This is an optimization exercise on Yosys and OpenROAD, whose aim is small area, not a production implementation.
RTL that was checked went through simulation tests only; none was proved equivalent to the original.
Some runs may be left out. An edit can pass the tests and still lose a function that they never use.
The RTL of run 2 was laid out without a check of its function.

==> flow/run.sh <==
#!/bin/bash
# synth_recipe.tcl (not shown) runs the flow's synth.tcl, then flattens the netlist and writes it again
# the make line also repeats each setting of config.mk as NAME=value (left out here)
make -C /OpenROAD-flow-scripts/flow DESIGN_CONFIG=/design/flow/config.mk WORK_HOME=/design/flow/orfs CLKGATE_MAP_FILE= SYNTH_SCRIPT=/design/flow/synth_recipe.tcl finish
==> flow/config.mk <==
export PLATFORM = sky130hd
export DESIGN_NAME = convolutor3x3
export DESIGN_NICKNAME = convolutor3x3
export VERILOG_FILES = /design/flow/design.v
export SDC_FILE = /design/flow/constraint.sdc
export NUM_CORES = 4
export LEC_CHECK = 0
export CAP_MARGIN = 30
export CORE_MARGIN = 2
export CORE_UTILIZATION = 35
export SLEW_MARGIN = 20
==> flow/constraint.sdc <==
create_clock -name core_clock -period 34.0 [get_ports {clk}]
set_input_delay 6.8000 -clock core_clock [delete_from_list [all_inputs] [get_ports {clk}]]
set_output_delay 6.8000 -clock core_clock [all_outputs]
set_load 0.01 [all_outputs]
==> flow/design.v <==
module collector3x3 #(
		parameter IMAGE_WIDTH = 128,
		parameter IMAGE_HEIGHT = 128
	)(
		input  clk, rst_n,
		input  [7:0] pixel_in,
		input  [7:0] stage_width,   
		output [7:0] out1, out2, out3, out4, out5, out6, out7, out8, out9
	);
   reg [7:0] linebuf1_array [0:IMAGE_WIDTH-1];
   reg [7:0] linebuf2_array [0:IMAGE_WIDTH-1];
   reg [7:0] buffer[6:0];
   integer i;
   always @(posedge clk or negedge rst_n) begin
		if (!rst_n) begin
			for (i = 0; i < IMAGE_WIDTH; i = i + 1) begin
				linebuf1_array[i] <= 8'd0;
				linebuf2_array[i] <= 8'd0;
			end
			for (i = 0; i < 7; i = i+1) begin
				buffer[i] <= 0;
			end
		end else begin
			for (i = IMAGE_WIDTH - 1; i > 0; i = i - 1) begin
				linebuf1_array[i] <= linebuf1_array[i - 1];
			end
			linebuf1_array[0] <= buffer[6];
			for (i = IMAGE_WIDTH - 1; i > 0; i = i - 1) begin
				linebuf2_array[i] <= linebuf2_array[i - 1];
			end
			linebuf2_array[0] <= linebuf1_array[stage_width-1];
			buffer[6] <= pixel_in;
			buffer[5] <= buffer[6];
			buffer[4] <= buffer[5];
			buffer[3] <= linebuf1_array[stage_width-1];
			buffer[2] <= buffer[3];
			buffer[1] <= linebuf2_array[stage_width-1];
			buffer[0] <= buffer[1];
		end
	end
	assign out9 = buffer[6];
	assign out8 = buffer[5];
	assign out7 = buffer[4];
	assign out6 = linebuf1_array[stage_width-1];
	assign out5 = buffer[3];
	assign out4 = buffer[2];
	assign out3 = linebuf2_array[stage_width-1];
	assign out2 = buffer[1];
	assign out1 = buffer[0];
endmodule
module convolutor3x3 #(
		parameter IMAGE_WIDTH = 128,
		parameter IMAGE_HEIGHT = 128
	)(
		input signed [7:0]  pixel_in,
		input signed [7:0]  w9, w8, w7, w6, w5, w4, w3, w2, w1,
		input signed [31:0] bias,
		input [7:0]  width,
		input clk, rst_n, paddingl, paddingr, relu,
		output reg signed [31:0] pixel_out
	);
	wire signed [7:0] convout9, convout8, convout7, convout6, convout5, convout4, convout3, convout2, convout1;
	collector3x3 #(.IMAGE_WIDTH(IMAGE_WIDTH), .IMAGE_HEIGHT(IMAGE_HEIGHT)) collector0 (
		.pixel_in(pixel_in),
		.clk(clk), .rst_n(rst_n), .stage_width(width),
		.out9(convout9), .out8(convout8), .out7(convout7),
		.out6(convout6), .out5(convout5), .out4(convout4),
		.out3(convout3), .out2(convout2), .out1(convout1)
	);
	parameter conv3x3 = 2'd0,
	          idle    = 2'd1;
	reg signed [31:0] result;
	always@(*) begin
		result <= ((paddingl) ? 32'sd0 : (convout9 * w9)) + (convout8 * w8) + ((paddingr) ? 32'sd0 : (convout7 * w7)) +
					 ((paddingl) ? 32'sd0 : (convout6 * w6)) + (convout5 * w5) + ((paddingr) ? 32'sd0 : (convout4 * w4)) +
					 ((paddingl) ? 32'sd0 : (convout3 * w3)) + (convout2 * w2) + ((paddingr) ? 32'sd0 : (convout1 * w1)) +
					 bias;
		if (relu) begin
			if (result < 32'sd0)
				pixel_out <= 32'sd0;
			else
				pixel_out <= result;
		end else begin
			pixel_out <= result;
		end
	end
endmodule
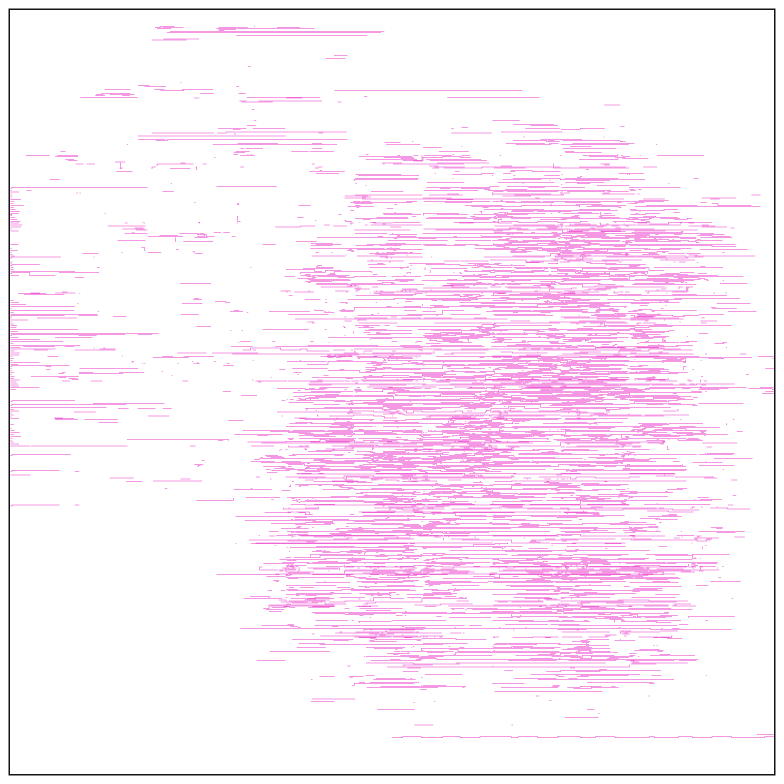
**Above:** run 1 (the metal 3 layer).
main direction = horizontal
share of all routed wire = 14%

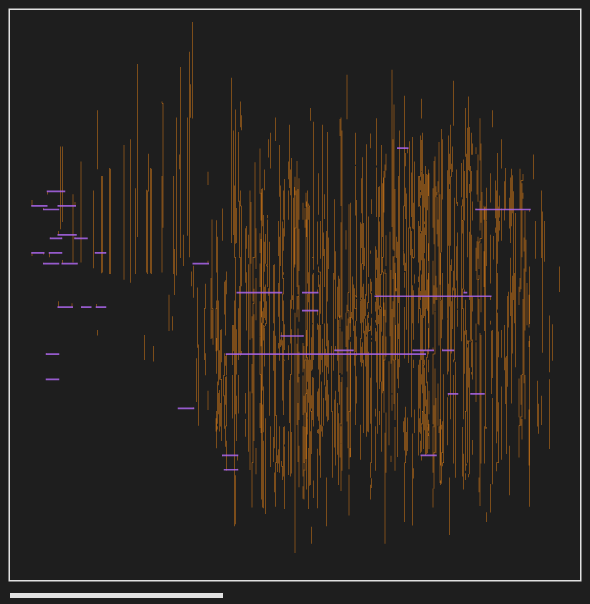
**Above:** run 1 (signal wires by layer).
Scale bar: 200 um. Two of the layers only.
met4 -> orange  # wire length 38.1 mm
met5 -> purple  # wire length 785 um

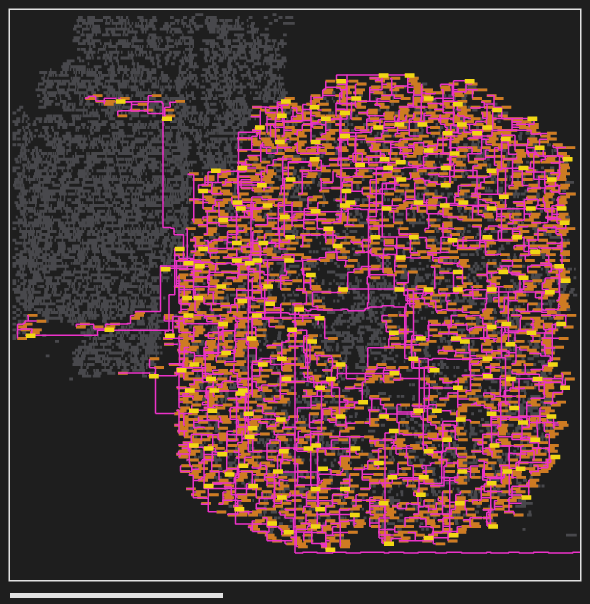
**Above:** run 1 (routed clock nets over the placement).
Scale bar: 200 um.
flip-flops -> orange  # count 2072
cells driving clock nets -> yellow  # count 210
clock wires -> magenta  # length 26.0 mm
routed clock nets = 211

[run 1: worst min-delay path by stage]
stage | start | endpoint
floorplan | collector0.linebuf1_array[60][7] | collector0.linebuf1_array[61][7]
global placement | collector0.linebuf2_array[3][7] | collector0.linebuf2_array[4][7]
detailed placement | collector0.linebuf1_array[68][6] | collector0.linebuf1_array[69][6]
CTS | collector0.linebuf2_array[35][5] | collector0.linebuf2_array[36][5]
global route | collector0.linebuf2_array[68][5] | collector0.linebuf2_array[69][5]
finish | collector0.linebuf2_array[35][5] | collector0.linebuf2_array[36][5]
[run 1: cells by family (layout without fill, tap and decap cells)]
kind of cell / Yosys count / count (layout) / synth area share [%]
buf+inv: 1382 / 1938 / 5.468
other cells: 0 / 83 / 0
mux: 162 / 162 / 1.742
fa+ha+maj: 1091 / 1091 / 19.76
compound gates: 1414 / 1414 / 10.89
xor+xnor: 133 / 133 / 1.189
flops: 2072 / 2072 / 52.32
simple gates: 1606 / 1606 / 8.635
[run 1: state kept, by name (all words and copies together), names as in the netlist]
name,flops
collector0.linebuf1_array,1024
collector0.linebuf2_array,1016
collector0.buffer,32
==> impl_metrics.json, run 1 <==
{
  "use_met3_pct": 13.68,
  "drcViolationCount": 0,
  "cpLargestDelayFamily": "adder cells",
  "syn_area_sq_um": 99110,
  "first_iter_violations": 10540,
  "dr_wl_met3_um": 62900,
  "drv_cap": 0,
  "cts_tree": "built",
  "drtAntennaViolNets": 0,
  "cts.path.max_buffers": 4,
  "synth_area_leaders": "dfrtp_1 (52%), fa_1 (16%), inv_1 (4.0%), ha_1 (3.8%), a22oi_1 (3.0%)",
  "seq_share_pct": 45.02,
  "synth_top_area_share_pct": 52.32,
  "ys_seq_elements": 2072,
  "signal_buffers": 510,
  "top_layer_used": "met5",
  "worstPathRequired_ns": 27.20,
  "r2r_start": "collector0.linebuf1_array[90][4]",
  "insertedDiodeCount": 83,
  "cp-start-kind": "primary input",
  "holdPathStages": 0,
  "cp.depth": 51,
  "multi_input_area_sq_um": 42740,
  "drive_gt1_share_pct": 11.47,
  "synthToLayoutAreaGrowth_pct": 16.20,
  "yosys.area.top_type": "dfrtp_1",
  "clkbuf_count": 284,
  "avgViaCountPerCell": 6.048,
  "h-tree-depth": 4,
  "use_met2_pct": 45.10,
  "rsz0062_at_grt": "no",
  "grt_max_degree": 181,
  "first_pass_iters": 9,
  "seq_area_sq_um": 51850,
  "n_tap_cell": 3743,
  "multi_input_area_share_pct": 37.11,
  "synthTopCellsByCount": "dfrtp_1 (2072), inv_1 (1044), fa_1 (790)",
  "rrSetupSlack_ns": 29.78,
  "seq_area_frac_synth_pct": 52.32,
  "fillers": 26630,
  "r2r_cells": 9,
  "maxSlewViolCount": 0,
  "synthCells": 7860,
  "fin_ws_ns": 2.186,
  "setup_viol": 0,
  "startpoint": "width[0]",
  "nNonClkInverters": 1049,
  "insertion_delay_ns": 0.96,
  "synth.net_count": 9076,
  "synth_ff_type": "dfrtp_1",
  "worstMarginPinSlew_ns": 1.355,
  "gr-total-overflow": 0,
  "slew_headroom_pct": 9.645,
  "track_usage_pct": 32.30,
  "ys.warnings.count": 5,
  "final_util_pct": 40.83,
  "vias": 74040,
  "syn_area_per_cell_sq_um": 12.61,
  "finalHoldViolCount": 0,
  "routed-wl-met2_um": 190900,
  "fin_cells": 12240,
  "area_share_clock_buf_inv_pct": 6.081,
  "tns_ns": 0,
  "synth.distinct_cells": 108,
  "worst_hold_slack_ns": 0.2926,
  "cts_sinks": 2072,
  "num_rows": 195,
  "post_cts_buffers": 0,
  "rr_endpoint": "collector0.buffer[3][4]",
  "io_pins": 157,
  "grt_pass1_wl_um": 632400,
  "grt_pass1_vias": 74610,
  "final_net_count": 9465,
  "antenna_found_initial": 94,
  "drt-met1-wl_um": 170900,
  "timing.critical_path.mode_cell": "fa_1",
  "largest_class": "flip-flops and latches",
  "place_ws_ns": 2.855,
  "cts-root-buf": "clkbuf_16",
  "synthArstFlopShare_pct": 100.0,
  "final_common_cell": "dfrtp_1",
  "port_buffers": 155,
  "mostFrequentLayoutCells": "dfrtp_1 (2072), inv_1 (1043), fa_1 (790)",
  "start_util_pct": 35.14,
  "top_usage_layer": "met2",
  "routedWlPerCell_um": 37.87,
  "critical_path_peak_fanout": 49,
  "use_met1_pct": 40.37,
  "gp_congestion": 1.063,
  "fmax_mhz": 31.43,
  "dp_cells": 11760,
  "critPathCaptureType": "primary output",
  "die_x_um": 536.1,
  "nMultiInputCombCells": 4406,
  "design.seq.count": 2072,
  "final-nonclk-buf-share_pct": 4.116,
  "dpl.hpwl_um": 333100,
  "min_path_type": "flop to flop",
  "min_period_ns": 31.81,
  "cts_resized": 0,
  "crit_buf_inv": 14,
  "place_area_sq_um": 107600,
  "fin_area_sq_um": 115200,
  "min_period_over_period_pct": 93.57,
  "die_area_sq_um": 287400,
  "hold_buffers": 0,
  "fp.coreArea_sq_um": 282000,
  "skew_ns": 0.1231,
  "slowest_stage": "clkinv_1",
  "slowest_delay_ns": 0.85,
  "synth-edff-count": 0,
  "synth_most_common_cell": "dfrtp_1",
  "setup.worst_path.end": "pixel_out[8]",
  "die_h_um": 536.1,
  "arrival_ns": 25.01,
  "cts_made_buffers": 210,
  "clkSlewWorstSetupHoldPaths_ns": 0.06,
  "wirelength_um": 463600,
  "status": "timing/DRC/antenna clean",
  "path_class": "primary input to primary output"
}
==> run 2: too many edits to list; what changed since run 1 <==
flow/design.v: 87 -> 2192 lines; modules unchanged: 0
  conv_fa: new, 4 lines
  conv_ha: new, 4 lines
  conv_aoi222: new, 3 lines
  conv_aoi22: new, 3 lines
  conv_nor2: new, 3 lines
  convolutor3x3: edited, 37 -> 2175 lines
  removed: collector3x3
==> module conv_ha as of run 2 <==
module conv_ha (input a, b, output s, co);
	assign s  = a ^ b;
	assign co = a & b;
endmodule
==> module conv_fa as of run 2 <==
module conv_fa (input a, b, c, output s, co);
	assign s  = a ^ b ^ c;
	assign co = (a & b) | (a & c) | (b & c);
endmodule
==> module conv_aoi222 as of run 2 <==
module conv_aoi222 (input a1, a2, b1, b2, c1, c2, output y);
	assign y = ~((a1 & a2) | (b1 & b2) | (c1 & c2));
endmodule
==> module conv_nor2 as of run 2 <==
module conv_nor2 (input a, b, output y);
	assign y = ~(a | b);
endmodule
==> module conv_aoi22 as of run 2 <==
module conv_aoi22 (input a1, a2, b1, b2, output y);
	assign y = ~((a1 & a2) | (b1 & b2));
endmodule
--- a/flow/config.mk
+++ b/flow/config.mk
@@ -8,4 +8,6 @@
 export CAP_MARGIN = 30
 export CORE_MARGIN = 2
-export CORE_UTILIZATION = 35
+export CORE_UTILIZATION = 60
 export SLEW_MARGIN = 20
+export SYNTH_HIERARCHICAL = 1
+export SYNTH_MINIMUM_KEEP_SIZE = 0
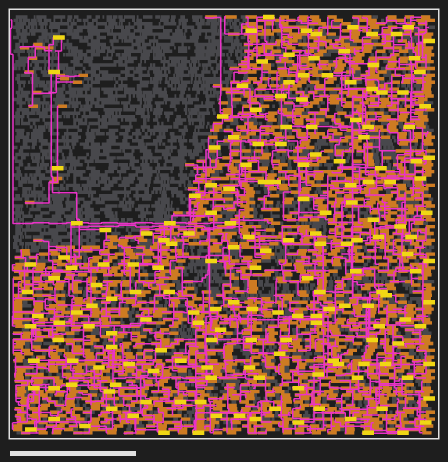
**Above:** run 2 (routed clock nets over the placement).
Scale bar: 100 um.
Clk Latency, worst-skew pair: 0.81 ns
Worst Skew: 0.08102 ns

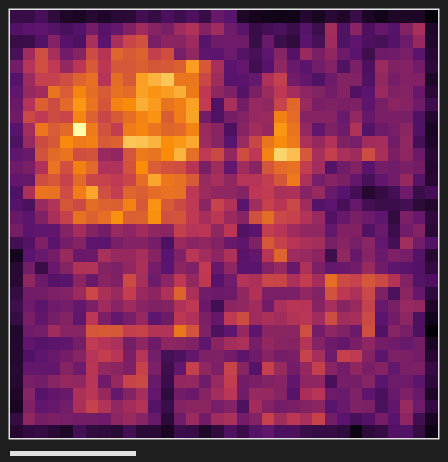
**Above:** run 2 (signal metal coverage by tile).
Scale bar: 100 um. The die is cut into 34 by 34 equal tiles; black is low, pale yellow is high, scaled to the fullest tile. Values are wire area over tile area, all layers added.
tiles over half the peak = 22%
mean over tiles = 0.30
nearly empty tiles = 0.20%

==> run 2 against run 1 <==
Compared with the run above: synthesized cell count decreased by 41%; synthesized area decreased by 32%; first-iteration DRC count decreased by 35%; final cell count decreased by 42%; highest routed layer is now met4; routed wire length decreased by 56%.
==> impl_metrics.json, run 2 <==
{
  "status": "timing/DRC/antenna clean",
  "gp_congestion": 1.007,
  "grt_pass1_wl_um": 299700,
  "first_iter_violations": 6847,
  "drive_gt1_share_pct": 16.75,
  "cts_tree": "built",
  "top_layer_used": "met4",
  "largestRegisters": "lb1 (1024), lb2 (1024)",
  "synth-edff-count": 0,
  "hold_buffers": 0,
  "slowest_stage": "fa_2",
  "die_x_um": 338.7,
  "die_area_sq_um": 114700,
  "seq_area_frac_synth_pct": 62.08,
  "slowest_delay_ns": 0.63,
  "synth_ff_type": "dfxtp_1",
  "routed-wl-met2_um": 90280,
  "synth_most_common_cell": "dfxtp_1",
  "fin_ws_ns": 0.5671,
  "wirelength_um": 202100,
  "synthTopCellsByCount": "dfxtp_1 (2064), a222oi_1 (672), fa_1 (589)",
  "fin_area_sq_um": 81640,
  "ys.warnings.count": 7,
  "rsz0062_at_grt": "no",
  "setup.worst_path.end": "pixel_out[27]",
  "rr_endpoint": "d1[7]",
  "drt-met1-wl_um": 83930,
  "cts_made_buffers": 185,
  "place_area_sq_um": 75050,
  "synth_area_leaders": "dfxtp_1 (61%), fa_1 (18%), a222oi_1 (10%), nand3_1 (2.4%), nand4_1 (1.6%)",
  "synthAdderAreaFrac_pct": 18.23,
  "syn_area_per_cell_sq_um": 14.40,
  "synthArstFlopShare_pct": 0.7692,
  "final_net_count": 6246,
  "multi_input_area_sq_um": 24840,
  "synthSimpleGateAreaFrac_pct": 7.836,
  "seq_area_sq_um": 41720,
  "h-tree-depth": 4,
  "dp_cells": 6785,
  "fp.coreArea_sq_um": 110800,
  "startpoint": "width[7]",
  "fillers": 7427,
  "clkSlewWorstSetupHoldPaths_ns": 0.06,
  "port_buffers": 156,
  "critical_path_peak_fanout": 15,
  "synth.distinct_cells": 34,
  "fmax_mhz": 29.91,
  "place_ws_ns": -0.8169,
  "synthCells": 4667,
  "arrival_ns": 26.63,
  "io_pins": 157,
  "mostFrequentLayoutCells": "dfxtp_1 (2064), a222oi_1 (672), fa_1 (581)",
  "cts_sinks": 2080,
  "drtAntennaViolNets": 0,
  "worstMarginPinSlew_ns": 0.9683,
  "drv_cap": 0,
  "ys_seq_elements": 2080,
  "r2r_cells": 20,
  "timing.critical_path.mode_cell": "fa_1",
  "drcViolationCount": 0,
  "cts.path.max_buffers": 3,
  "critPathCaptureType": "primary output",
  "min_period_ns": 33.43,
  "maxSlewViolCount": 0,
  "synthToLayoutAreaGrowth_pct": 21.48,
  "track_usage_pct": 35.04,
  "start_util_pct": 60.64,
  "routedWlPerCell_um": 28.33,
  "slew_headroom_pct": 35.32,
  "grt_pass1_vias": 46440,
  "cts-root-buf": "clkbuf_16",
  "dpl.hpwl_um": 153700,
  "synthMuxAreaShare_pct": 0.01676,
  "synth_compound_area_share_pct": 10.51,
  "worstPathRequired_ns": 27.20,
  "rrSetupSlack_ns": 29.42,
  "synth_top_area_share_pct": 61.48,
  "synth_xor_xnor_area_share_pct": 0.07819,
  "min_period_over_period_pct": 98.33,
  "syn_area_sq_um": 67200,
  "dr_wl_met3_um": 20170,
  "vias": 45270,
  "cp-start-kind": "primary input",
  "setup_viol": 0,
  "min_path_type": "flop to flop",
  "antenna_found_initial": 6,
  "cp.depth": 58,
  "avgViaCountPerCell": 6.346,
  "gr-total-overflow": 0,
  "tns_ns": 0,
  "first_pass_iters": 13,
  "crit_buf_inv": 9,
  "finalHoldViolCount": 0,
  "r2r_start": "n[0]",
  "synth_top_family_by_area": "adder cells",
  "synth.net_count": 5418,
  "grt_max_degree": 68,
  "yosys.area.top_type": "dfxtp_1",
  "cpLargestDelayFamily": "adder cells",
  "final_common_cell": "dfxtp_1",
  "worst_hold_slack_ns": 0.2834,
  "path_class": "primary input to primary output"
}
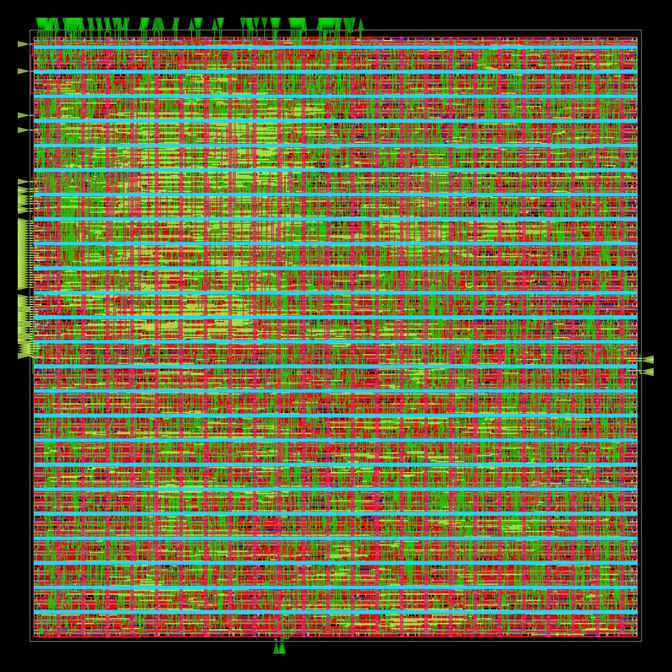
**Above:** run 2 (finished layout with every layer on).
final core occ: 73.67%
Cell Rows: 122
Die H: 338.7 um
Final Non-Filler Cells: 7133

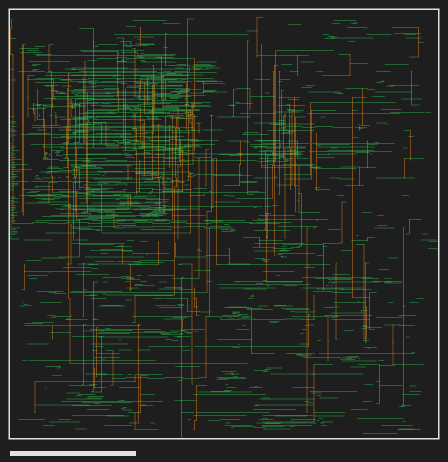
**Above:** run 2 (signal wires by layer).
Scale bar: 100 um. Two of the layers only.
met4 -> orange  # wire length 7700 um
met3 -> green  # wire length 20.2 mm

[run 2: what timing repair did]
action,CTS,global route
pin swaps,5,16
setup buffers,1,9
resized for setup,18,46
cloned,1,0
endpoints found under the setup margin,32,32
[run 2: area by class of cell]
class / instances / area share, %
sequential: 2080 / 51.10
multi-input combinational: 2377 / 30.43
timing repair buffer: 760 / 8.116
clock buffer: 270 / 6.552
tap: 1488 / 2.280
clock inverter: 64 / 1.093
inverter: 91 / 0.4184
antenna: 3 / 0.009195
[run 2: how the worst min path moves through the flow]
stage	startpoint	end	slack, ns	depth (start not counted)
2_1_floorplan	d1[1]	d0[1]	0.33	0
3_3_place_gp	lb2[592]	lb2[600]	0.33	0
3_5_place_dp	lb2[506]	lb2[514]	0.33	0
4_1_cts	lb1[780]	lb1[788]	0.29	0
5_1_grt	lb1[780]	lb1[788]	0.30	0
6_report	lb1[780]	lb1[788]	0.28	0
[run 2: per-layer routing]
metal,GRT usage [%],vias up
met4,13.44,0
met1,48.72,22910
met3,8.989,443
li1,-,19410
met5,0.1250,-
met2,53.10,2501

[afterwards: timing with drivers on the ports]
How much do the figures lean on ideal ports? The routed layouts below were timed once more, with nothing changed but the port constraints.
Step 1, drivers: a clkbuf_16 drives clk and a buf_2 each remaining input, both assumed.
Step 2, shift: input delay + t, output delay - t, t = (earliest + latest rising clock arrival at the registers) / 2. This alone moves slack from input paths to output paths.
Slacks: ideal ports / drivers / drivers and shift; pairs: ideal ports / drivers.
run	t (ns)	setup slack, ns	worst register clock-pin slew, ns
run 1	0.986	2.186 / 2.142 / 2.142	0.07 / 0.07
run 2	0.848	0.567 / 0.480 / 0.480	0.07 / 0.07
After both steps every run listed still meets setup and hold. The setup slack of run 2, which loses most, moves by -0.087 ns with the drivers and by -0.087 ns with both steps.
